Context: an optimization exercise on an open-source flow, tuned for small area. The choices shown serve that exercise and are no tape-out recipe. In this exercise RTL edits were held to simulation tests only and were not proved equivalent to the original. Not every run is shown, and edits may drop behaviour that the tests do not exercise. Power is estimated from default activity; no workload was simulated.

==> flow/design.v, too long to show whole: its modules and the start of the top module <==
// module accmaskreg2: 17 lines
// module biterrordetect2: 21 lines
// module bittime2: 143 lines
// module bittiming2: 112 lines
// module counter2: 79 lines
// module decapsulation2: 20 lines
// module destuffing2: 83 lines
// module edgepuffer2: 22 lines
// module encapsulation2: 53 lines
// module equal_id2: 16 lines
// module erbcount2: 35 lines
// module fastshift2: 49 lines
// module faultfsm2: 102 lines
// module fce2: 75 lines
// module fsm_register2: 120 lines
// module generalregister2: 44 lines
// module interrupregister2: 44 lines
// module interruptunit2: 83 lines
// module iocpu2: 355 lines
// module llc2: 59 lines
// module llc_fsm2: 332 lines
// module mac2: 393 lines
// module macfsm2: 2595 lines
// module meslencompare2: 66 lines
// module multiplexer2: 115 lines
// module prescale2: 49 lines
// module prescalereg2: 17 lines
// module rcrc_cell2: 24 lines
// module rcrc2: 65 lines
// module read_mux2: 53 lines
// module rec2: 64 lines
// module recarbitreg2: 19 lines
// module recmescontrolreg2: 34 lines
// module recmeslen2: 39 lines
// module recregister2: 19 lines
// module reset_mac2: 25 lines
// module resetgen2: 25 lines
// module rshift_cell2: 18 lines
// module rshiftreg2: 62 lines
// module smpldbit_reg2: 21 lines
// module stuffing2: 64 lines
// module sum2: 104 lines
// module tcrc_cell2: 19 lines
// module tcrc2: 93 lines
// module tec2: 69 lines
// module timecount2: 27 lines
// module transmesconreg2: 23 lines
// module transmitreg2: 17 lines
// module tseg_reg2: 24 lines
// module tshift_cell2: 19 lines
// module tshiftreg2: 79 lines
// module write_demux2: 85 lines
// module can2: 306 lines
module can2 (
  input  wire        clock,
  input  wire        reset,
  input  wire [ 4:0] address,
  output wire [15:0] readdata,            
  input  wire [15:0] writedata,
  input  wire        cs,                  
  input  wire        read_n,              
  input  wire        write_n,             
  output wire        irq,
  output wire        irqstatus,
  output wire        irqsuctra,
  output wire        irqsucrec,
  input  wire        rx,                  
  output wire        tx,                  
  output wire [ 7:0] statedeb,
  output wire        Prescale_EN_debug,   
  output wire [ 6:0] bitst
  );
  // ...
==> flow/run.sh <==
#!/bin/bash
# synth_recipe.tcl (not shown) runs the flow's synth.tcl, then flattens the netlist and writes it again
# the make line also repeats each setting of config.mk as NAME=value (left out here)
make -C /OpenROAD-flow-scripts/flow DESIGN_CONFIG=/design/flow/config.mk WORK_HOME=/design/flow/orfs CLKGATE_MAP_FILE= SYNTH_SCRIPT=/design/flow/synth_recipe.tcl finish
==> flow/config.mk <==
export PLATFORM = sky130hd
export DESIGN_NAME = can2
export DESIGN_NICKNAME = can2
export VERILOG_FILES = /design/flow/design.v
export SDC_FILE = /design/flow/constraint.sdc
export NUM_CORES = 4
export LEC_CHECK = 0
export CAP_MARGIN = 20
export CORE_MARGIN = 2
export CORE_UTILIZATION = 40
export SLEW_MARGIN = 20
==> flow/constraint.sdc <==
create_clock -name core_clock -period 20.0 [get_ports {clock}]
set_input_delay 4.0000 -clock core_clock [delete_from_list [all_inputs] [get_ports {clock}]]
set_output_delay 4.0000 -clock core_clock [all_outputs]
set_load 0.01 [all_outputs]
### Signal metal coverage by tile, run 1

(1 px per µm) 31 x 31 tiles, from dark blue (low) to red (high), scaled to the fullest tile. Values are wire area over tile area, all layers added.
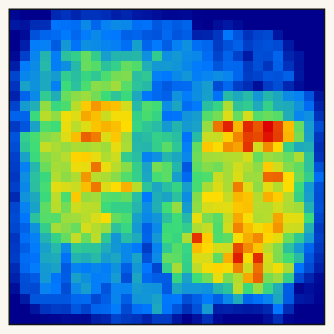
- densest ninth of the die: middle right
- emptiest ninth of the die: upper right
- nearly empty tiles: 7.6%
- tiles over half the peak: 33%
- mean over tiles: 0.33
- fullest tile: 0.87

### Hierarchy map of the flops, run 1

(2 px per µm) Other sequential cells in the stronger gray, the rest of the logic in the fainter gray.
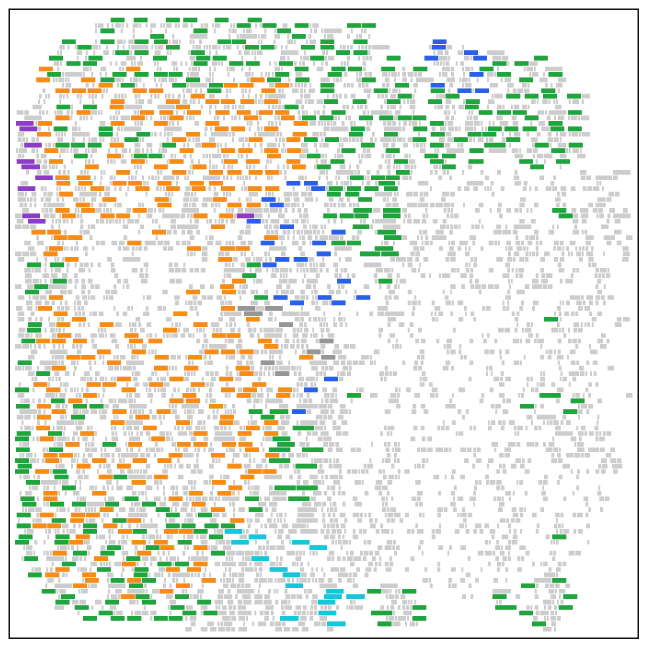
- TimeControl: cyan (sequential cells 16; where bottom center)
- FaultConfinement: blue (sequential cells 32)
- IOControl: orange (sequential cells 280)
- MediumAccessControl: green (sequential cells 322; where widely spread)
- prescaler: purple (sequential cells 10; where upper left)
- not colored: 9
fin util: 44.8%
full die area: 98400 µm²
fin cells: 6120

### Clock tree branches, run 1

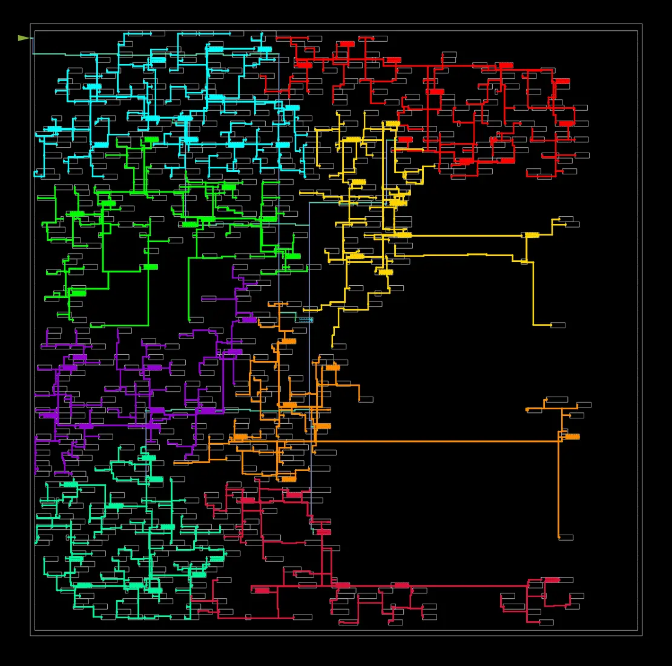
H-tree depth: 3
CTS Root Cell: clkbuf_16
CTS Sinks: 669

==> flow_summary.json, run 1 <==
{
  "syn_nets": 5040,
  "synth_common_cells": "nand2_1 (836), dfxtp_1 (617), nor2_1 (549)",
  "p_leak_nw": 14.2,
  "grt_pass1_vias": 35999,
  "first_iter_violations": 5271,
  "synth_seq_area_share_pct": 35.8,
  "synth_top_cell_by_area": "dfxtp_1",
  "globalplace.congestion": 1.10,
  "p_per_area_nw_per_um2": 118,
  "hp-class": "register to register",
  "maxSlewHeadroom_pct": 13.6,
  "yosysUniqueCellTypes": 118,
  "grt_pass1_wl_mm": 265,
  "p_total_w": 0.00503,
  "busiest_layer": "met2",
  "postCtsSetupRepairBufs": 0,
  "required_ns": 10.39,
  "route.detailed.drc": 0,
  "maxCapViolCount": 0,
  "grtUsageTotal_pct": 36.8,
  "setup_tns_ns": 0,
  "clk_latency_ns": 0.67,
  "syn_inst": 4923,
  "antenna_found_initial": 4,
  "dp_worst_setup_slack_ns": 2.95,
  "io_pins": 64,
  "synth-edff-count": 12,
  "drv_slew": 0,
  "r2r_cells": 9,
  "async_flop_share_pct": 5.98,
  "status": "timing/DRC/antenna clean",
  "yosys-top-cells-area": "dfxtp_1 (32%), nand2_1 (8.2%), a21oi_1 (5.7%), nor2_1 (5.4%), mux2i_1 (5.0%)",
  "overflow": 0,
  "drive_above_1_share_pct": 8.03,
  "drt_first_pass_iters": 9,
  "clkTransAtPathRegs_ns": 0.06,
  "hold-path-cell-count": 1,
  "synth_area_um2": 38400,
  "io_buffer_count": 63,
  "layout.nets": 4908,
  "grt_max_degree": 176,
  "numCtsBuffers": 77,
  "path_class": "primary input to register",
  "end_kind": "register",
  "grt_use_met1_pct": 45.3,
  "clock_skew_ns": 0.0310,
  "wl_per_cell_um": 30.5,
  "syn_area_per_cell_um2": 7.79,
  "startpoint_type": "primary input",
  "ir_worst_vdd_v": 0.0000781,
  "initial_core_util_pct": 40.4,
  "rows": 113,
  "cts_buffer_depth": 3,
  "synth.most_common_cell": "nand2_1",
  "area_growth_pct": 10.9,
  "num_antenna_cells": 0,
  "synth_top_area_share_pct": 32.2,
  "grt_use_met2_pct": 56.4,
  "tritoncts": "built",
  "postRouteAntennaNets": 0,
  "finalHoldViolCount": 0,
  "met3_usage_pct": 8.37,
  "dp_hpwl_mm": 131,
  "arrival_ns": 6.76,
  "r2r_setup_slack_ns": 5.36,
  "viasPerCell": 6.38,
  "ctsResizeCount": 0,
  "synth_flop_cell": "dfxtp_1",
  "crit_path_max_fanout": 25,
  "worstMarginPinSlew_ns": 1.29,
  "ys_ff_latch": 669,
  "layout_setup_ws_ns": 3.63,
  "drt-total-wl_mm": 187,
  "yosysWarnings": 49,
  "die_w_um": 314,
  "setup_violations": 0,
  "die_h_um": 314,
  "coreArea_um2": 95000,
  "postCtsHoldBufs": 0,
  "vias": 39030,
  "rsz0062_at_grt": "no"
}
## run 1: layer usage
layer	share of wire, %	wire length [µm]	vias to the layer above
li1	-	-	17426
met1	38	71100	18573
met2	43	80700	2345
met3	9.8	18400	680
met4	8.9	16700	6
met5	0.017	31	-
## run 1: report_power, final
group          switching [W]  internal (W)
registers           0.000182       0.00144
logic                0.00135      0.000605
clock network       0.000627      0.000827
total                0.00216       0.00287
## run 1: cells in the final DEF, fill, tap and decap left out, types with 17 or more instances in the layout
| cell type | n |
|---|---|
| clkdlybuf4s50_1 | 63 |
| a21oi_1 | 438 |
| clkbuf_16 | 77 |
| clkbuf_8 | 17 |
| mux2i_1 | 192 |
| inv_1 | 103 |
| or4_1 | 18 |
| o21a_1 | 19 |
| nand2_1 | 834 |
| clkbuf_1 | 17 |
| nor3_1 | 88 |
| dfxtp_1 | 613 |
| a211oi_1 | 72 |
| a22o_1 | 39 |
| a311oi_1 | 84 |
| nor2_1 | 541 |
| nand2b_1 | 56 |
| o21ai_0 | 178 |
| buf_4 | 131 |
| a22oi_1 | 98 |
| nand4_1 | 70 |
| o211ai_1 | 26 |
| a31oi_1 | 39 |
| nor2b_1 | 35 |
| o22ai_1 | 45 |
| xnor2_1 | 77 |
| nand3_1 | 137 |
| and2_1 | 19 |
| or3_1 | 21 |
| a221oi_1 | 48 |
| ha_1 | 86 |
| nor4_1 | 36 |
| xor2_1 | 45 |
| a21o_1 | 21 |
| dfrtp_1 | 30 |
## run 1: critical path, cell delays in order
cell	delay, ns
clkdlybuf4s50_1	0.39
buf_4	0.21
nor2b_1	0.19
o21ai_4	0.09
clkinv_1	0.43
nand2b_4	0.53
a41o_1	0.74
inv_1	0.11
## run 1: layout make-up
class	instances	area (µm²)
inverter	100	375
tap	1265	1580
multi-input combinational	3740	22600
clock inverter	38	394
sequential	669	13700
clock buffer	111	2220
fill	9725	52500
timing repair buffer	197	1670
## run 1: through the flow
step,cell area [µm²],hold WS (ns),instances
final,42500,0.392,6120
after global routing,42500,0.405,6120
after CTS,42500,0.391,6118
after detailed placement,39900,0.375,5970
after global placement,39900,0.366,5970
after floorplan,38400,0.321,4923
## run 1: cell families after synthesis
family                     share of synthesized area, %
and+or+nand+nor                                    24.4
AOI/OAI and AO/OA                                  22.6
DFF                                                35.8
buffers and inverters                              6.04
muxes                                              5.36
xor gates and xnor gates                           2.78
adders and majority gates                          3.04
### Routed metal, one color a layer, run 1

(2 px per µm)
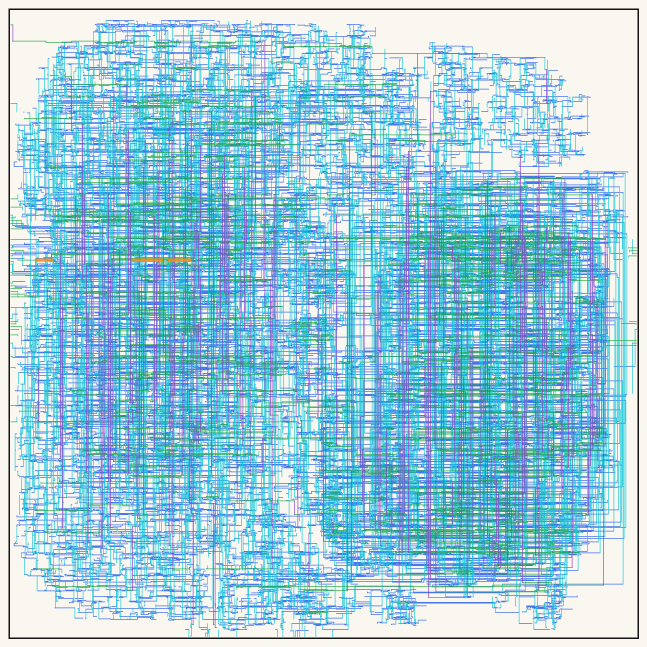

==> run 2: changes to the inputs <==
--- a/flow/config.mk
+++ b/flow/config.mk
@@ -5,6 +5,7 @@
 export SDC_FILE = /design/flow/constraint.sdc
 export NUM_CORES = 4
 export LEC_CHECK = 0
+export ABC_AREA = 1
 export CAP_MARGIN = 20
 export CORE_MARGIN = 2
 export CORE_UTILIZATION = 40
### Routed metal, one color a layer, run 2

(2 px per µm)
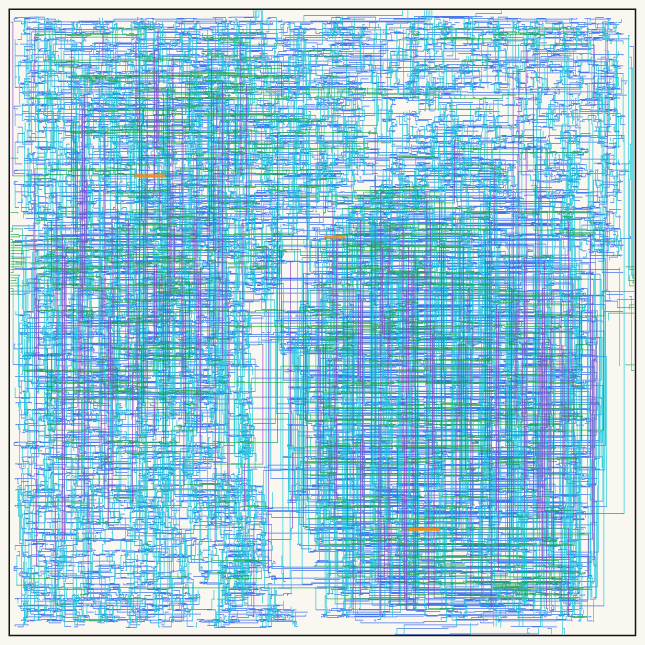
- M2: cyan (wire length 83.4 mm)
- M1: blue (wire length 78.2 mm)
- M4: purple (wire length 16600 µm)
- M3: green (wire length 17100 µm)
- M5: orange (wire length 36.8 µm)
drt total wl: 195 mm
DR WL/cell: 27.7 µm
total track usage: 39.0%
DR vias: 41468

==> flow_summary.json, run 2 <==
{
  "postRouteAntennaNets": 0,
  "first_iter_violations": 4973,
  "yosysUniqueCellTypes": 67,
  "synth_flop_cell": "dfxtp_1",
  "ir_worst_vdd_v": 0.0000743,
  "globalplace.congestion": 1.12,
  "worst-path-stages": 12,
  "clock_skew_ns": 0.0555,
  "final_cell_mix": "nand2_1 (1371), a21oi_1 (668), dfxtp_1 (614)",
  "hold-worst-slack_ns": 0.384,
  "clkTransAtPathRegs_ns": 0.04,
  "synth_top_area_share_pct": 32.5,
  "grt_pass1_wl_mm": 276,
  "maxSlewHeadroom_pct": 8.07,
  "setup_violations": 0,
  "area_growth_pct": 11.7,
  "h-tree-depth": 3,
  "synth-edff-count": 12,
  "synth_common_cells": "nand2_1 (1375), a21oi_1 (668), dfxtp_1 (617)",
  "crit_slowest_cell": "clkdlybuf4s50_1",
  "syn_nets": 5878,
  "crit_path_max_fanout": 44,
  "grt_pass1_vias": 38228,
  "status": "timing/DRC/antenna clean",
  "drv_slew": 0,
  "finalHoldViolCount": 0,
  "r2r_cells": 13,
  "io_pins": 64,
  "critPathMaxStageDelay_ns": 0.79,
  "initial_core_util_pct": 40.2,
  "setup_tns_ns": 0,
  "overflow": 0,
  "syn_area_per_cell_um2": 6.60,
  "syn_inst": 5761,
  "async_flop_share_pct": 5.98,
  "coreArea_um2": 94600,
  "clk_latency_ns": 0.69,
  "layout.nets": 5846,
  "ys_ff_latch": 669,
  "end_kind": "register",
  "p_leak_nw": 17.6,
  "hold-path-cell-count": 1,
  "dp_worst_setup_slack_ns": 1.49,
  "worstMarginPinSlew_ns": 1.37,
  "route.detailed.drc": 0,
  "synth.most_common_cell": "nand2_1",
  "drt_first_pass_iters": 6,
  "synth_seq_area_share_pct": 36.1,
  "filler_cell_count": 9939,
  "grt_max_degree": 111,
  "yosys-top-cells-area": "dfxtp_1 (32%), nand2_1 (14%), a21oi_1 (8.8%), o21ai_0 (6.0%), nor2_1 (5.9%)",
  "clock_sinks": 669,
  "maxCapViolCount": 0,
  "critPathTopFamily": "buffers and inverters",
  "rsz0062_at_grt": "no",
  "synth_area_um2": 38000,
  "final_common_cell": "nand2_1",
  "crit_buf_inv": 6,
  "postCtsSetupRepairBufs": 0,
  "required_ns": 10.56,
  "drive_above_1_share_pct": 6.51,
  "worstPathCellList": "clkdlybuf4s50_1 > inv_1 > nor2_2 > buf_4 > nand2_4 > nor2_4 > inv_4 > nor2_2 > buf_4 > clkinv_2 > a21oi_1 > o21ai_0",
  "path_class": "primary input to register",
  "hp-class": "register to register",
  "postCtsHoldBufs": 0,
  "layout_setup_ws_ns": 2.19,
  "r2r_setup_slack_ns": 5.62,
  "ctsResizeCount": 0,
  "yosysWarnings": 49,
  "p_per_area_nw_per_um2": 106,
  "placed_area_um2": 39800,
  "antenna_found_initial": 13,
  "startpoint_type": "primary input",
  "cts_buffer_depth": 3,
  "arrival_ns": 8.38,
  "viasPerCell": 5.88,
  "synth_top_cell_by_area": "dfxtp_1",
  "dp_hpwl_mm": 149,
  "die_h_um": 312,
  "tritoncts": "built",
  "fin_area_um2": 42500,
  "root_buffer": "clkbuf_16",
  "rows": 113,
  "die-area_um2": 97600,
  "io_buffer_count": 63,
  "die_w_um": 312
}
### Clock tree branches, run 2

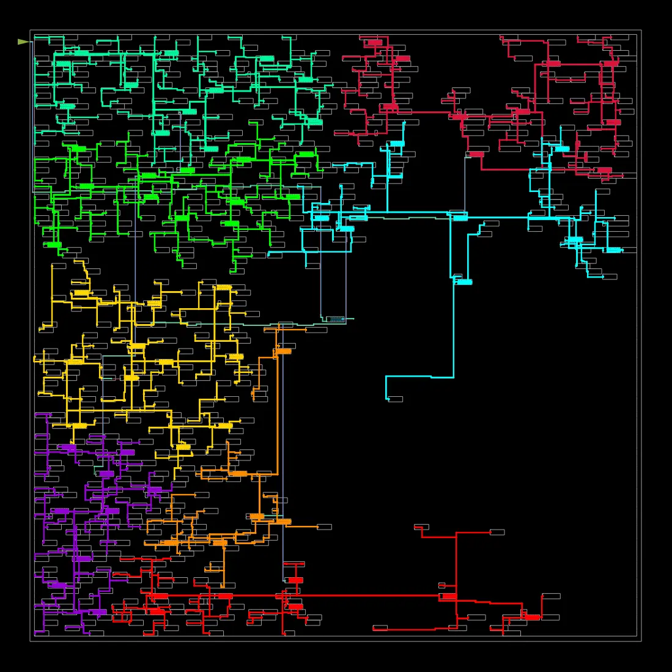
Num CTS Buffers: 76
Seq cells: 669

[run 2: cell count changes after synthesis, moves of 95 or more]
cell	before	now
nand2_1	836	1375
inv_1	98	574
o21ai_0	179	458
nand3_1	137	284
mux2i_1	192	2
a21oi_1	438	668
a22oi_1	98	3
[run 2: layer usage]
metal | track usage [%] | share of wire (%) | wire (µm)
met5 | 0 | 0.018 | 36
met4 | 28.0 | 8.5 | 16600
met3 | 7.37 | 8.8 | 17100
met2 | 59.5 | 43 | 83400
met1 | 49.3 | 40 | 78200
[run 2: through the flow]
step                total power (W)  instances  util (%)
floorplan                   0.00249       5761         -
global route                0.00472       7053      44.9
detailed placement          0.00304       6910      42.1
finish                      0.00452       7057      44.9
CTS                         0.00450       7052      44.9
global placement            0.00303       6910      42.1
[run 2: logic make-up after synthesis]
group	share of synthesized area, %
flip-flops	36.1
multiplexers	0.112
AND/OR/NAND/NOR	29.1
adder cells (fa/ha/maj)	3.04
AO/OA/AOI/OAI	21.3
XOR/XNOR	1.43
buffers and inverters	9.01
[run 2: area by class of cell]
type / count / area, µm² / share of cell area, %
Antenna cell: 4 / 10.0 / 0.0235
Sequential cell: 669 / 13700 / 32.3
Inverter: 627 / 2370 / 5.57
Clock buffer: 114 / 2320 / 5.45
Multi-Input combinational cell: 4211 / 21000 / 49.4
Tap cell: 1265 / 1580 / 3.72
Clock inverter: 29 / 324 / 0.762
Timing Repair Buffer: 138 / 1190 / 2.81
[run 2: worst register-to-register path: stages, from the launching register on]
cell and delay, ns:
dfxtp_1 0.49, nor2_1 0.14, inv_1 0.09, nor2_1 0.13, nor2_2 0.12, buf_4 0.30, nand2_4 0.38, nor2_4 0.73
inv_4 0.42, nor2_2 0.19, buf_4 0.30, clkinv_2 0.60, a21oi_1 0.32, o21ai_0 0.10
[run 2: report_power, final]
part	internal (W)	leakage (nW)	switching, W
clock network	0.000856	1.32	0.000613
registers	0.00143	5.60	0.000103
logic	0.000408	10.7	0.00112
### Signal metal coverage by tile, run 2

(1 px per µm) 31 x 31 tiles, from dark blue (low) to red (high), scaled to the fullest tile. Values are wire area over tile area, all layers added.
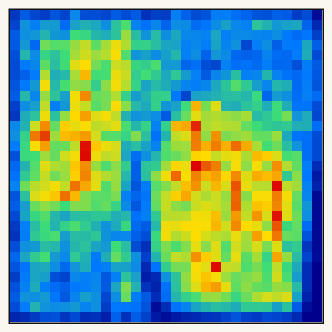

==> run 3: too many edits to list; what changed since run 2 <==
flow/design.v: 6496 -> 4194 lines; modules unchanged: 44
  accmaskreg2: edited, 17 -> 9 lines
  iocpu2: edited, 355 -> 348 lines
  macfsm2: edited, 2595 -> 352 lines
  prescale2: edited, 49 -> 31 lines
  prescalereg2: edited, 17 -> 9 lines
  rcrc2: edited, 65 -> 71 lines
  recarbitreg2: edited, 19 -> 11 lines
  transmesconreg2: edited, 23 -> 15 lines
  transmitreg2: edited, 17 -> 9 lines
==> module transmitreg2 as of run 3 <==
module transmitreg2 (
  input wire clk,
  input wire ld,             
  input wire [15:0] reginp,  
  output reg [15:0] regout
);
always @(posedge clk)
  if (ld) regout <= reginp;
endmodule
==> module rcrc2 as of run 3 <==
module rcrc2 (
    input  wire clock,
    input  wire bitin,     
    input  wire activ,     
    input  wire reset,
    output reg  crc_ok     
    );
reg         enable_i;      
wire        reset_i;       
wire [14:0] q_out;         
wire [14:0] inp;           
reg edged;                 
assign reset_i = reset;    
reg [14:0] q_r;
reg        edge_var;       
assign q_out = q_r;
always @(posedge clock)
begin
  if (reset_i == 1'b0) begin
    q_r      <= 15'd0;
    edge_var <= 1'b0;
  end
  else if ((enable_i == 1'b1) && (edge_var == 1'b0)) begin
    q_r      <= inp;
    edge_var <= 1'b1;
  end
  else if ((enable_i == 1'b0) && (edge_var == 1'b1))
    edge_var <= 1'b0;
end
always@(negedge clock)     
begin
  if(reset == 1'b0)        
    enable_i <= 1'b1;
  else
    if (activ == 1'b1)     
      if (edged == 1'b0) 
        begin
        edged    = 1'b1;
        enable_i <= 1'b1;   
        end
      else
        edged = 1'b1;      
    else 
      begin
      edged    = 1'b0;     
      enable_i <= 1'b0;     
      end     
end
always @*
begin
  if (q_out == 15'd0)      
    crc_ok = 1'b1;
  else
    crc_ok = 1'b0;
end
assign inp[ 0] = bitin     ^ q_out[14];
assign inp[ 1] = q_out[ 0];
assign inp[ 2] = q_out[ 1];
assign inp[ 3] = q_out[ 2] ^ q_out[14];
assign inp[ 4] = q_out[ 3] ^ q_out[14];
assign inp[ 5] = q_out[ 4];
assign inp[ 6] = q_out[ 5];
assign inp[ 7] = q_out[ 6] ^ q_out[14];
assign inp[ 8] = q_out[ 7] ^ q_out[14];
assign inp[ 9] = q_out[ 8];
assign inp[10] = q_out[ 9] ^ q_out[14];
assign inp[11] = q_out[10];
assign inp[12] = q_out[11];
assign inp[13] = q_out[12];
assign inp[14] = q_out[13] ^ q_out[14];
endmodule
==> module iocpu2 as of run 3 <==
module iocpu2( 
   input  wire clock,
   input  wire reset,
   input  wire [4:0]  address,      
   output wire [15:0] readdata,     
   input  wire [15:0] writedata,    
   input  wire read_n,              
   input  wire write_n,             
   input  wire cs,                  
   input  wire activgreg,           
   input  wire activtreg,           
   input  wire activrreg,           
   input  wire activintreg,         
   input  wire ldrecid,             
   input  wire sucftrani,           
   input  wire sucfrecvi,           
   input  wire overflowo,           
   input  wire erroractive,         
   input  wire errorpassive,        
   input  wire busoff,              
   input  wire warning,             
   input  wire irqstatus,           
   input  wire irqsuctra,           
   input  wire irqsucrec,           
   input  wire [28:0] rec_id,       
   input  wire rremote,             
   input  wire [3:0] rdlc,          
   input  wire [7:0] data1r,        
   input  wire [7:0] data2r,        
   input  wire [7:0] data3r,        
   input  wire [7:0] data4r,        
   input  wire [7:0] data5r,        
   input  wire [7:0] data6r,        
   input  wire [7:0] data7r,        
   input  wire [7:0] data8r,        
   input  wire [7:0] teccan,       
   input  wire [7:0] reccan,       
   output wire [2:0] sjw,           
   output wire [2:0] tseg1,          
   output wire [2:0] tseg2,         
   output wire sucfrecvo,           
   output wire sucftrano,           
   output wire initreqr,            
   output wire traregbit,           
   output wire [28:0] accmask,      
   output wire [28:0] ridentifier,  
   output wire rextended,           
   output wire [2:0] ienable,       
   output wire [2:0] irqstd,        
   output wire [28:0]tidentifier,   
   output wire [7:0] data1t,        
   output wire [7:0] data2t,        
   output wire [7:0] data3t,        
   output wire [7:0] data4t,        
   output wire [7:0] data5t,        
   output wire [7:0] data6t,        
   output wire [7:0] data7t,        
   output wire [7:0] data8t,        
   output wire textended,           
   output wire tremote,             
   output wire [3:0] tdlc,          
   output wire [7:0] prescale_out,  
   output wire onoffn
   );
parameter [15:0] system_id = 16'hCA05;  
wire [15:0] preregr;     
wire [15:0] genregr;     
wire [15:0] intregr;     
wire [15:0] traconr;     
wire [15:0] traar1r;     
wire [15:0] traar2r;     
wire [15:0] trad01r;     
wire [15:0] trad23r;     
wire [15:0] trad45r;     
wire [15:0] trad67r;     
wire [15:0] recconr;     
wire [15:0] recar1r;     
wire [15:0] recar2r;     
wire [15:0] accmask1r;   
wire [15:0] accmask2r;   
wire [15:0] recd01r;     
wire [15:0] recd23r;     
wire [15:0] recd45r;     
wire [15:0] recd67r;     
wire [15:0] fehlregout;   
wire [15:0] register_bus; 
wire presca;
wire genrega;   
wire intrega;   
wire tracona;   
wire traar1a;   
wire traar2a;   
wire trad01a;   
wire trad23a;   
wire trad45a;   
wire trad67a;   
wire reccona;   
wire recar1a;   
wire recar2a;   
wire [15:0] recidin1; 
wire [15:0] recidin2; 
wire accmask1a;   
wire accmask2a;   
assign prescale_out = preregr [7:0];
assign sjw       = genregr[8:6];
assign tseg1     = genregr[5:3];
assign tseg2     = genregr[2:0];
assign sucfrecvo = genregr[10];
assign sucftrano = genregr[11];
assign initreqr  = genregr[9];
assign traregbit = traconr[15];
assign textended = traconr[4];
assign tremote   = traconr[5];
assign tdlc      = traconr[3:0];    
assign tidentifier[28:13] = traar1r;   
assign tidentifier[12:0]  = traar2r[15 : 3];
assign data1t = trad01r[15:8];      
assign data2t = trad01r[ 7:0];
assign data3t = trad23r[15:8];      
assign data4t = trad23r[ 7:0];
assign data5t = trad45r[15:8];
assign data6t = trad45r[ 7:0];
assign data7t = trad67r[15:8];
assign data8t = trad67r[ 7:0];
assign rextended  = recconr[4];
assign recidin1         = rec_id[28:13];            
assign recidin2[15 : 0] = {rec_id[12: 0],3'b000};   
assign ridentifier[28:13] = recar1r;           
assign ridentifier[12: 0] = recar2r[15: 3];    
assign accmask[28:13] = accmask1r;             
assign accmask[12: 0] = accmask2r[15 : 3];     
assign onoffn       = intregr[15];
assign ienable      = intregr[6:4];
assign irqstd       = intregr[2:0];   
assign fehlregout     = {teccan, reccan}; 
wire [15:0] wdm = writedata & {16{reset}};    
wire        nrst = ~reset;
multiplexer2 #(
       .system_id  ( system_id    ))     
      komplexe (
       .readdata   ( readdata     ), 
       .writedata  ( writedata    ), 
       .address    ( address      ), 
       .cs         ( cs           ), 
       .read_n     ( read_n       ), 
       .write_n    ( write_n      ), 
       .preregr    ( preregr      ),
       .genregr    ( genregr      ),
       .intregr    ( intregr      ),
       .traconr    ( traconr      ),
       .traar1r    ( traar1r      ),
       .traar2r    ( traar2r      ),
       .trad01r    ( trad01r      ),
       .trad23r    ( trad23r      ),
       .trad45r    ( trad45r      ),
       .trad67r    ( trad67r      ),
       .recconr    ( recconr      ),
       .accmask1r  ( accmask1r    ),
       .accmask2r  ( accmask2r    ),
       .recar1r    ( recar1r      ),
       .recar2r    ( recar2r      ),
       .recd01r    ( recd01r      ),
       .recd23r    ( recd23r      ),
       .recd45r    ( recd45r      ),
       .recd67r    ( recd67r      ),
       .fehlregr   ( fehlregout   ), 
       .regbus     ( register_bus ), 
       .presca     ( presca       ), 
       .genrega    ( genrega      ),
       .intrega    ( intrega      ), 
       .tracona    ( tracona      ),
       .traar1a    ( traar1a      ),
       .traar2a    ( traar2a      ),
       .trad01a    ( trad01a      ),
       .trad23a    ( trad23a      ),
       .trad45a    ( trad45a      ),
       .trad67a    ( trad67a      ),
       .reccona    ( reccona      ),
       .recar1a    ( recar1a      ),
       .recar2a    ( recar2a      ),
       .accmask1a  ( accmask1a    ), 
       .accmask2a  ( accmask2a    ) 
    );
  generalregister2 general(
         .clk       ( clock             ),
         .rst       ( reset             ),
         .cpu       ( genrega           ),
         .can       ( activgreg         ),
         .bof       ( busoff            ),
         .era       ( erroractive       ),
         .erp       ( errorpassive      ),
         .war       ( warning           ),
         .sjw       ( register_bus[8:6] ),
         .tseg1     ( register_bus[5:3] ),
         .tseg2     ( register_bus[2:0] ),
         .ssp       ( register_bus[11]  ),
         .srp       ( register_bus[10]  ),
         .ssc       ( sucftrani         ),
         .src       ( sucfrecvi         ),
         .rsp       ( register_bus[9]   ),
         .register  ( genregr           )
  );
  recmescontrolreg2 mcontrol(
     .clk   ( clock             ),
     .rst   ( reset             ),
     .cpu   ( reccona           ),
     .can   ( activrreg         ),
     .ofp   ( register_bus[15]  ),
     .ofc   ( overflowo         ),
     .rip   ( register_bus[14]  ),
     .ric   ( activrreg         ),
     .ien   ( register_bus[8]   ),
     .rtr   ( rremote           ),
     .ext   ( register_bus[4]   ),
     .dlc   ( rdlc              ),
     .regout( recconr           )
  );   
  recarbitreg2 rarbit1(
     .clk     ( clock         ),
     .sel     ( recar1a | nrst ),
     .can     ( ldrecid       ),
     .reginp  ( wdm           ),
     .recidin ( recidin1      ),
     .regout  ( recar1r       )
  );
  recarbitreg2 rarbit2(
     .clk     ( clock         ),
     .sel     ( recar2a | nrst ),
     .can     ( ldrecid       ),
     .reginp  ( wdm           ),
     .recidin ( recidin2      ),
     .regout  ( recar2r       )
  ); 
  accmaskreg2 accmask1(
     .clk     ( clock         ),
     .ld      ( accmask1a | nrst ),
     .reginp  ( wdm           ),
     .regout  ( accmask1r     )
  );
  accmaskreg2 accmask2(
     .clk     ( clock         ),
     .ld      ( accmask2a | nrst ),
     .reginp  ( wdm           ),
     .regout  ( accmask2r     )
  );
  interrupregister2 interruptreg(
      .clk        ( clock            ),
      .rst        ( reset            ),
      .cpu        ( intrega          ),
      .can        ( activintreg      ),
      .onoffnin   ( register_bus[15] ),
      .iestatusp  ( register_bus[6]  ),
      .iesuctrap  ( register_bus[5]  ),
      .iesucrecp  ( register_bus[4]  ),
      .irqstatusp ( register_bus[2]  ),
      .irqsuctrap ( register_bus[1]  ),
      .irqsucrecp ( register_bus[0]  ),
      .irqstatusc ( irqstatus        ),
      .irqsuctrac ( irqsuctra        ),
      .irqsucrecc ( irqsucrec        ),
      .register   ( intregr          )
  );
  wire [7:0] prescale_q;
  prescalereg2 prescaleregister(
      .clk    ( clock         ),
      .ld     ( presca | nrst ),
      .reginp ( wdm[7:0]      ),
      .regout ( prescale_q    )
      ); 
  assign preregr = {8'd0, prescale_q};
  recregister2 rdata12(
     .clk     ( clock     ),
     .rst     ( reset     ),
     .can     ( activrreg ),
     .regin1  ( data1r    ),
     .regin2  ( data2r    ),
     .regout  ( recd01r   )
  );
  recregister2 rdata34(
     .clk     ( clock     ),
     .rst     ( reset     ),
     .can     ( activrreg ),
     .regin1  ( data3r    ),
     .regin2  ( data4r    ),
     .regout  ( recd23r   )
  );
  recregister2 rdata56(
     .clk     ( clock     ),
     .rst     ( reset     ),
     .can     ( activrreg ),
     .regin1  ( data5r    ),
     .regin2  ( data6r    ),
     .regout  ( recd45r   )
  );
  recregister2 rdata78(
     .clk     ( clock     ),
     .rst     ( reset     ),
     .can     ( activrreg ),
     .regin1  ( data7r    ),
     .regin2  ( data8r    ),
     .regout  ( recd67r   )
  );
  transmesconreg2 tcontrol(
     .clk     ( clock         ),
     .rst     ( reset         ),
     .ld      ( tracona | nrst ),
     .can     ( activtreg     ),
     .tsucf   ( sucftrani     ),
     .reginp  ( wdm           ),
     .regout  ( traconr       )
  );
  transmitreg2 tarbit1(
     .clk     ( clock         ),
     .ld      ( traar1a | nrst ),
     .reginp  ( wdm           ),
     .regout  ( traar1r       )
  );
  transmitreg2 tarbit2(
     .clk     ( clock         ),
     .ld      ( traar2a | nrst ),
     .reginp  ( wdm           ),
     .regout  ( traar2r       )
  );  
  transmitreg2 tdata12(
     .clk     ( clock         ),
     .ld      ( trad01a | nrst ),
     .reginp  ( wdm           ),
     .regout  ( trad01r       )
  );  
  transmitreg2 tdata34(
     .clk     ( clock         ),
     .ld      ( trad23a | nrst ),
     .reginp  ( wdm           ),
     .regout  ( trad23r       )
  ); 
  transmitreg2 tdata56(
     .clk     ( clock         ),
     .ld      ( trad45a | nrst ),
     .reginp  ( wdm           ),
     .regout  ( trad45r       )
  ); 
  transmitreg2 tdata78(
     .clk     ( clock         ),
     .ld      ( trad67a | nrst ),
     .reginp  ( wdm           ),
     .regout  ( trad67r       )
  ); 
endmodule
==> module accmaskreg2 as of run 3 <==
module accmaskreg2 (
  input wire clk,
  input wire ld,             
  input wire [15:0] reginp,  
  output reg [15:0] regout
);
always @(posedge clk)
  if (ld) regout <= reginp;
endmodule
==> module recarbitreg2 as of run 3 <==
module recarbitreg2 (
  input wire clk,
  input wire sel,              
  input wire can,
  input wire [15:0] reginp,    
  input wire [15:0] recidin,
  output reg [15:0] regout
);
always @(posedge clk)
  if (sel | can) regout <= sel ? reginp : recidin;
endmodule
==> module transmesconreg2 as of run 3 <==
module transmesconreg2 (
  input wire clk,
  input wire rst,
  input wire ld,             
  input wire can,            
  input wire tsucf,          
  input wire [15:0] reginp,  
  output reg [15:0] regout
);
always @(posedge clk)
  if (ld) regout[13:0] <= reginp[13:0];
always @(posedge clk)
  if (ld) regout[15:14] <= reginp[15:14];
  else if (can) regout[15:14] <= {1'b0, tsucf};
endmodule
==> module prescalereg2 as of run 3 <==
module prescalereg2 (
  input wire clk,
  input wire ld,             
  input wire [7:0] reginp,   
  output reg [7:0] regout
);
always @(posedge clk)
  if (ld) regout <= reginp;
endmodule
==> module prescale2 as of run 3 <==
module prescale2 ( 
 input  wire       clock,
 input  wire       reset,
 input  wire [3:0] high,         
 input  wire [3:0] low,          
 output reg        Prescale_EN   
 );
 reg [3:0] count;
 reg       hilo;
 wire      last = (count == (hilo ? high : low));
 always @(posedge clock, negedge reset)
 begin
   if (reset == 1'b0)
    begin
      count       <= 4'b0000;
      hilo        <= 1'b1;
      Prescale_EN <= 1'b0;
    end
   else
    begin
      Prescale_EN <= ~hilo & last;
      if (last)
        begin
          count <= 4'b0000;
          hilo  <= ~hilo;
        end
      else
        count <= count + 1;
    end
 end
endmodule
==> flow/flow/run.sh (new file) <==
#!/bin/bash
# Own layout flow: the standard synthesis, then the combinational logic
# of the synthesised netlist is mapped again with a stronger ABC script (the
# registers, their names and cell types are left exactly as synthesis made
# them), then the standard flow from floorplan to the final layout, with
# a leaner clock tree (no dummy loads) and small port buffers.
# Every tool writes its full output to a log file of its own here.
set -euo pipefail
R=orfs/results/${FLOW_PLATFORM}/can2/base
bash standard.sh synth > log_1_standard_synth.txt 2>&1
cp "$R/1_2_yosys.v" "$R/1_2_yosys_standard.v"
yosys -c flow/remap.tcl > log_2_remap.txt 2>&1
bash standard.sh \
  "CTS_ARGS=-sink_clustering_enable -repair_clock_nets -dont_use_dummy_load -buf_list sky130_fd_sc_hd__clkbuf_8 -sink_clustering_size 14 -sink_clustering_max_diameter 60" \
  "BUFFER_PORTS_ARGS=-buffer_cell sky130_fd_sc_hd__buf_1" \
  finish > log_3_standard_finish.txt 2>&1
==> flow/flow/remap.abc (new file) <==
strash
&get -n
&fraig -x
&deepsyn -T 300
&put
&get -n
&dch -f
&nf -R 1000
&put
==> flow/flow/remap.tcl (new file) <==
# Re-map the combinational logic of the standard synthesis netlist.
# Sequential cells are kept as black boxes, so every register keeps its
# instance name and cell type; all other cells are replaced by their
# Liberty functions, optimised with ABC (&deepsyn) and mapped again.
yosys -import
set R orfs/results/$::env(FLOW_PLATFORM)/can2/base
set lib $::env(FLOW_HOME)/platforms/$::env(FLOW_PLATFORM)/lib/sky130_fd_sc_hd__tt_025C_1v80.lib
set dont_use {}
foreach c {probe_p_8 probec_p_8 lpflow_bleeder_1 lpflow_clkbufkapwr_1 lpflow_clkbufkapwr_16
  lpflow_clkbufkapwr_2 lpflow_clkbufkapwr_4 lpflow_clkbufkapwr_8 lpflow_clkinvkapwr_1
  lpflow_clkinvkapwr_16 lpflow_clkinvkapwr_2 lpflow_clkinvkapwr_4 lpflow_clkinvkapwr_8
  lpflow_decapkapwr_12 lpflow_decapkapwr_3 lpflow_decapkapwr_4 lpflow_decapkapwr_6
  lpflow_decapkapwr_8 lpflow_inputiso0n_1 lpflow_inputiso0p_1 lpflow_inputiso1n_1
  lpflow_inputiso1p_1 lpflow_inputisolatch_1 lpflow_isobufsrc_1 lpflow_isobufsrc_16
  lpflow_isobufsrc_2 lpflow_isobufsrc_4 lpflow_isobufsrc_8 lpflow_isobufsrckapwr_16
  lpflow_lsbuf_lh_hl_isowell_tap_1 lpflow_lsbuf_lh_hl_isowell_tap_2
  lpflow_lsbuf_lh_hl_isowell_tap_4 lpflow_lsbuf_lh_isowell_4 lpflow_lsbuf_lh_isowell_tap_1
  lpflow_lsbuf_lh_isowell_tap_2 lpflow_lsbuf_lh_isowell_tap_4} {
  lappend dont_use -dont_use sky130_fd_sc_hd__$c
}
read_liberty -ignore_miss_func $lib
blackbox sky130_fd_sc_hd__df* sky130_fd_sc_hd__edf* sky130_fd_sc_hd__sdf* sky130_fd_sc_hd__sedf* sky130_fd_sc_hd__dl* sky130_fd_sc_hd__dfbb*
read_verilog $R/1_2_yosys_standard.v
hierarchy -check -top $::env(FLOW_TOP)
tee -o $R/remap_stat_before.txt stat -liberty $lib
flatten
opt -fast
set script [file normalize flow/remap.abc]
abc -script $script -liberty $lib {*}$dont_use
# flatten dropped the cell library modules: read them back as black boxes
read_liberty -lib -ignore_miss_func $lib
setundef -zero
splitnets
opt_clean -purge
hilomap -singleton -hicell sky130_fd_sc_hd__conb_1 HI -locell sky130_fd_sc_hd__conb_1 LO
insbuf -buf sky130_fd_sc_hd__buf_4 A X
opt_clean -purge
tee -o $R/remap_stat_after.txt stat -liberty $lib
check -assert -mapped
write_verilog -noattr -nohex -nodec $R/1_2_yosys.v
==> flow/standard.sh (new file) <==
#!/bin/bash
# synth_recipe.tcl (not shown) runs the flow's synth.tcl, then flattens the netlist and writes it again
# the make line also repeats each setting of config.mk as NAME=value (left out here)
make -C /OpenROAD-flow-scripts/flow DESIGN_CONFIG=/design/flow/config.mk WORK_HOME=/design/flow/orfs CLKGATE_MAP_FILE= SYNTH_SCRIPT=/design/flow/synth_recipe.tcl "${@:-finish}"
--- a/flow/config.mk
+++ b/flow/config.mk
@@ -6,7 +6,6 @@
 export NUM_CORES = 4
 export LEC_CHECK = 0
-export ABC_AREA = 1
 export CAP_MARGIN = 20
 export CORE_MARGIN = 2
-export CORE_UTILIZATION = 40
+export CORE_UTILIZATION = 50
 export SLEW_MARGIN = 20
removed: flow/run.sh
### Signal metal coverage by tile, run 3

(1.5 px per µm) 24 x 24 tiles, from dark blue (low) to red (high), scaled to the fullest tile. Values are wire area over tile area, all layers added.
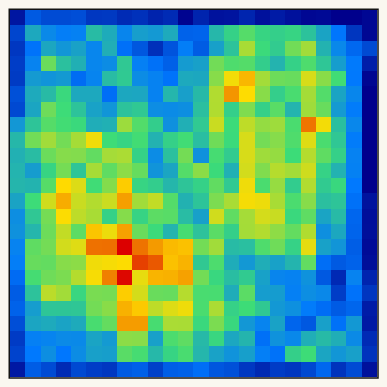
- nearly empty tiles: 2.6%
- tiles over half the peak: 38%
- fullest tile: 0.93
drt total wl: 131 mm
DR WL/cell: 33.9 µm

### Gate-type map, run 3

(1.5 px per µm)
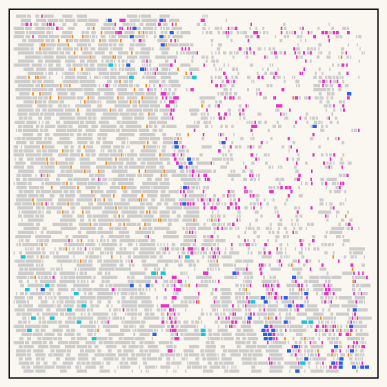
- xor and xnor cells: blue (cells 55)
- mux cells: cyan (cells 23)
- nor cells: magenta (cells 419)
- inv cells: orange (cells 136; where widely spread)
commonest non-fill, non-tap cell in the layout: dfxtp_1
multi-input combinational area share: 41.9%

==> flow_summary.json, run 3 <==
{
  "status": "timing/DRC/antenna clean",
  "syn_nets": 2944,
  "layout_setup_ws_ns": 3.94,
  "rsz0062_at_grt": "no",
  "root_buffer": "clkbuf_8",
  "p_per_area_nw_per_um2": 77.8,
  "dp_worst_setup_slack_ns": 3.29,
  "syn_area_per_cell_um2": 9.94,
  "p_leak_nw": 11.0,
  "hold-path-cell-count": 1,
  "postCtsHoldBufs": 0,
  "clock_sinks": 651,
  "viasPerCell": 7.29,
  "maxSlewHeadroom_pct": 16.8,
  "p_total_w": 0.00245,
  "grt_pass1_vias": 26636,
  "vias": 28151,
  "antenna_found_initial": 7,
  "required_ns": 10.54,
  "postCtsSetupRepairBufs": 0,
  "r2r_setup_slack_ns": 5.80,
  "drv_slew": 0,
  "die-area_um2": 60000,
  "route.detailed.drc": 0,
  "synth_area_um2": 29000,
  "numCtsBuffers": 58,
  "final_cell_mix": "dfxtp_1 (418), nand2_1 (295), nor2_1 (228)",
  "grt_pass1_wl_mm": 187,
  "arrival_ns": 6.60,
  "postRouteAntennaNets": 0,
  "layout.nets": 3119,
  "h-tree-depth": 2,
  "drive_above_1_share_pct": 5.37,
  "io_pins": 64,
  "overflow": 0,
  "ctsResizeCount": 0,
  "area_growth_pct": 8.62,
  "clk_latency_ns": 0.74,
  "drt_first_pass_iters": 15,
  "yosysWarnings": 48,
  "hp-class": "register to register",
  "worstMarginPinSlew_ns": 1.25,
  "clock_skew_ns": 0.147,
  "io_buffer_count": 63,
  "ir_worst_vdd_v": 0.0000733,
  "tritoncts": "built",
  "die_h_um": 245,
  "syn_inst": 2917,
  "coreArea_um2": 57500,
  "placed_area_um2": 30600,
  "globalplace.congestion": 1.06,
  "maxCapViolCount": 0,
  "finalHoldViolCount": 0,
  "first_iter_violations": 4598,
  "path_class": "primary input to register",
  "end_kind": "register",
  "setup_tns_ns": 0,
  "grt_max_degree": 104,
  "dp_hpwl_mm": 95.8,
  "final_core_util_pct": 54.8,
  "grtUsageTotal_pct": 42.8,
  "rows": 88,
  "crit_path_max_fanout": 24,
  "startpoint_type": "primary input",
  "setup_violations": 0,
  "fin_area_um2": 31500,
  "clkTransAtPathRegs_ns": 0.10,
  "initial_core_util_pct": 50.5,
  "cts_buffer_depth": 3,
  "die_w_um": 245,
  "r2r_cells": 12
}
[run 3: layout make-up]
cell class,count,area (µm²)
tap,765,957
clock inverter,6,22.5
timing repair buffer,141,823
clock buffer,58,798
fill,5156,26000
multi-input combinational,2098,13200
antenna,4,10.0
sequential,651,15200
inverter,136,510
[run 3: per-stage QoR]
| stage | hold slack (ns) | instances |
|---|---|---|
| final | 0.389 | 3859 |
| after global routing | 0.404 | 3856 |
| after CTS | 0.390 | 3854 |
| after detailed placement | 0.374 | 3791 |
| after global placement | 0.374 | 3791 |
| after floorplan | 0.367 | 2917 |
[run 3: worst max-delay path, stage by stage]
cell	delay [ns]
buf_1	0.30
nor2b_1	0.27
nand2_1	0.08
buf_4	0.24
nor2_1	0.14
buf_4	0.32
clkinv_1	0.38
a21oi_1	0.45
o21ai_0	0.19
a31o_1	0.21
[run 3: routing by layer]
layer	global-route usage (%)	share of wire, %	wire length, µm
met5	0	0.026	34
met4	32.4	9.4	12300
met3	10.8	12	15000
met2	66.1	44	57300
met1	51.4	35	46200
[run 3: where the power goes]
part           switching [W]  total (W)  internal [W]
registers          0.0000770    0.00149       0.00141
logic               0.000184   0.000273     0.0000885
clock network       0.000431   0.000689      0.000258
total               0.000692    0.00245       0.00176
### Hierarchy map of the flops, run 3

(2 px per µm) Other sequential cells in the stronger gray, the rest of the logic in the fainter gray.
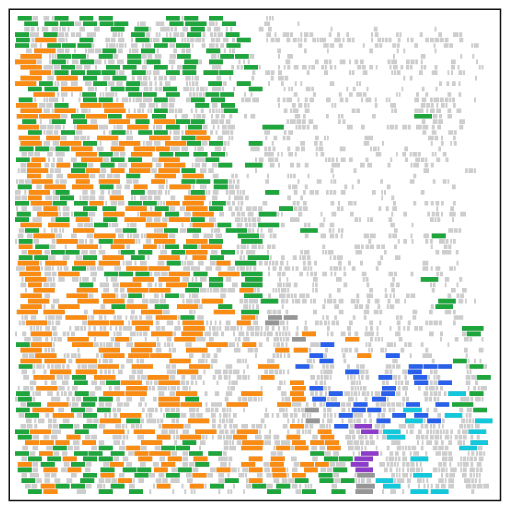

==> run 4: changes to the inputs <==
--- a/flow/flow/run.sh
+++ b/flow/flow/run.sh
@@ -11,6 +11,6 @@
 cp "$R/1_2_yosys.v" "$R/1_2_yosys_standard.v"
 yosys -c flow/remap.tcl > log_2_remap.txt 2>&1
 bash standard.sh \
-  "CTS_ARGS=-sink_clustering_enable -repair_clock_nets -dont_use_dummy_load -buf_list sky130_fd_sc_hd__clkbuf_8 -sink_clustering_size 14 -sink_clustering_max_diameter 60" \
+  "CTS_ARGS=-sink_clustering_enable -repair_clock_nets -dont_use_dummy_load -buf_list sky130_fd_sc_hd__clkbuf_8 -sink_clustering_size 16 -sink_clustering_max_diameter 64" \
   "BUFFER_PORTS_ARGS=-buffer_cell sky130_fd_sc_hd__buf_1" \
   finish > log_3_standard_finish.txt 2>&1
### Hierarchy map of the flops, run 4

(2 px per µm) Other sequential cells in the stronger gray, the rest of the logic in the fainter gray.
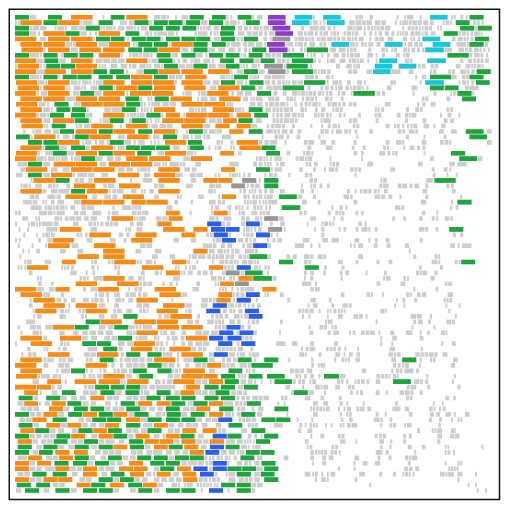
full die area: 59700 µm²
fin cells: 3874

### Gate-type map, run 4

(1.5 px per µm)
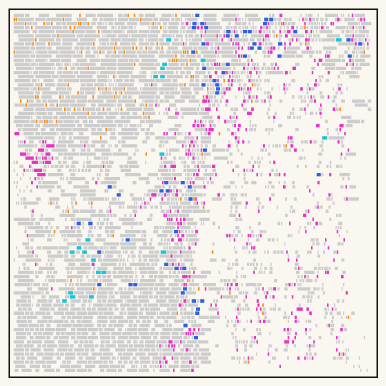
- xor and xnor cells: blue (cells 62)
- mux cells: cyan (cells 21)
- inv cells: orange (cells 125)
- nor cells: magenta (cells 429)

==> flow_summary.json, run 4 <==
{
  "rows": 88,
  "die_h_um": 244,
  "globalplace.congestion": 1.07,
  "grt_max_degree": 104,
  "io_pins": 64,
  "syn_nets": 2951,
  "r2r_setup_slack_ns": 6.37,
  "io_buffer_count": 63,
  "overflow": 0,
  "clk_latency_ns": 0.72,
  "numCtsBuffers": 53,
  "arrival_ns": 6.69,
  "multi_input_area_um2": 13200,
  "wl_per_cell_um": 36.7,
  "yosysWarnings": 48,
  "antenna_found_initial": 6,
  "syn_area_per_cell_um2": 9.88,
  "switchingPower_w": 0.000992,
  "grt_pass1_wl_mm": 201,
  "clkTransAtPathRegs_ns": 0.11,
  "initial_core_util_pct": 50.3,
  "final_common_cell": "dfxtp_1",
  "clock_skew_ns": 0.116,
  "hold-path-cell-count": 1,
  "die_w_um": 244,
  "root_buffer": "clkbuf_8",
  "ff_latch_area_um2": 15200,
  "postCtsSetupRepairBufs": 0,
  "h-tree-depth": 2,
  "ctsResizeCount": 0,
  "finalHoldViolCount": 0,
  "crit_path_max_fanout": 21,
  "final_cell_mix": "dfxtp_1 (418), nand2_1 (325), nor2_1 (251)",
  "tritoncts": "built",
  "setup_violations": 0,
  "power_frac_seq_pct": 53.9,
  "cts_buffer_depth": 3,
  "r2r_cells": 14,
  "required_ns": 10.39,
  "grtUsageTotal_pct": 46.9,
  "placed_area_um2": 30600,
  "first_iter_violations": 5493,
  "drt-total-wl_mm": 142,
  "fin_area_um2": 31500,
  "postRouteAntennaNets": 0,
  "drt_first_pass_iters": 14,
  "area_growth_pct": 8.93,
  "maxCapViolCount": 0,
  "crit_slowest_cell": "a21boi_4",
  "status": "timing/DRC/antenna clean",
  "place_inst": 3806,
  "hold-worst-slack_ns": 0.357,
  "synth_area_um2": 28900,
  "filler_cell_count": 4956,
  "grt_pass1_vias": 27320,
  "final_core_util_pct": 54.8,
  "dp_hpwl_mm": 103,
  "coreArea_um2": 57400,
  "drv_slew": 0,
  "startpoint_type": "primary input",
  "viasPerCell": 7.43,
  "layout.nets": 3133,
  "hp-class": "register to register",
  "rsz0062_at_grt": "no",
  "sw_frac_of_total_pct": 35.0,
  "setup_tns_ns": 0,
  "p_per_area_nw_per_um2": 90.1,
  "syn_inst": 2924,
  "route.detailed.drc": 0,
  "crit_top_cell": "nand2b_1",
  "postCtsHoldBufs": 0,
  "maxSlewHeadroom_pct": 14.6,
  "vias": 28798,
  "p_comb_share_pct": 22.3,
  "critPathMaxStageDelay_ns": 0.65,
  "worstPathCellList": "buf_1 > a21boi_4 > nand2b_1 > buf_4 > nor2_1 > nand2b_1 > clkinv_1",
  "drive_above_1_share_pct": 5.64,
  "ir_worst_vdd_v": 0.0000803
}
[run 4: cell type report]
| class | instances | share of cell area (%) |
|---|---|---|
| clock inverters | 6 | 0.0716 |
| flip-flops and latches | 651 | 48.3 |
| inverters | 125 | 1.49 |
| well taps | 765 | 3.04 |
| repair buffers | 153 | 2.95 |
| diodes | 5 | 0.0398 |
| clock buffers | 53 | 2.32 |
| multi-input cells | 2116 | 41.8 |
[run 4: metrics by stage]
| stage | setup WS, ns | power, W |
|---|---|---|
| 6_report | 3.70 | 0.00283 |
| 5_1_grt | 3.44 | 0.00289 |
| 4_1_cts | 3.23 | 0.00278 |
| 3_5_place_dp | 2.60 | 0.00215 |
| 3_3_place_gp | 2.79 | 0.00214 |
| 2_1_floorplan | 1.97 | 0.00187 |
[run 4: power groups by stage]
stage	combinational (W)	sequential, W	clock (W)
finish	0.000632	0.00153	0.000674
global route	0.000657	0.00153	0.000705
CTS	0.000602	0.00152	0.000660
detailed placement	0.000600	0.00155	0.00000221
global placement	0.000591	0.00154	0.00000221
floorplan	0.000337	0.00153	0.00000221
[run 4: layer usage]
layer	up-vias	wire [µm]	GRT usage, %
li1	11810	-	-
met1	13714	46600	53.7
met2	2531	63100	73.6
met3	739	16000	10.3
met4	4	16600	42.8
met5	-	32	0
[run 4: worst max-delay path, delay by kind of cell]
| family | cells | cell delay [ns] |
|---|---|---|
| AND/OR/NAND/NOR | 3 | 1.25 |
| buffers and inverters | 3 | 0.79 |
| AO/OA/AOI/OAI | 1 | 0.65 |
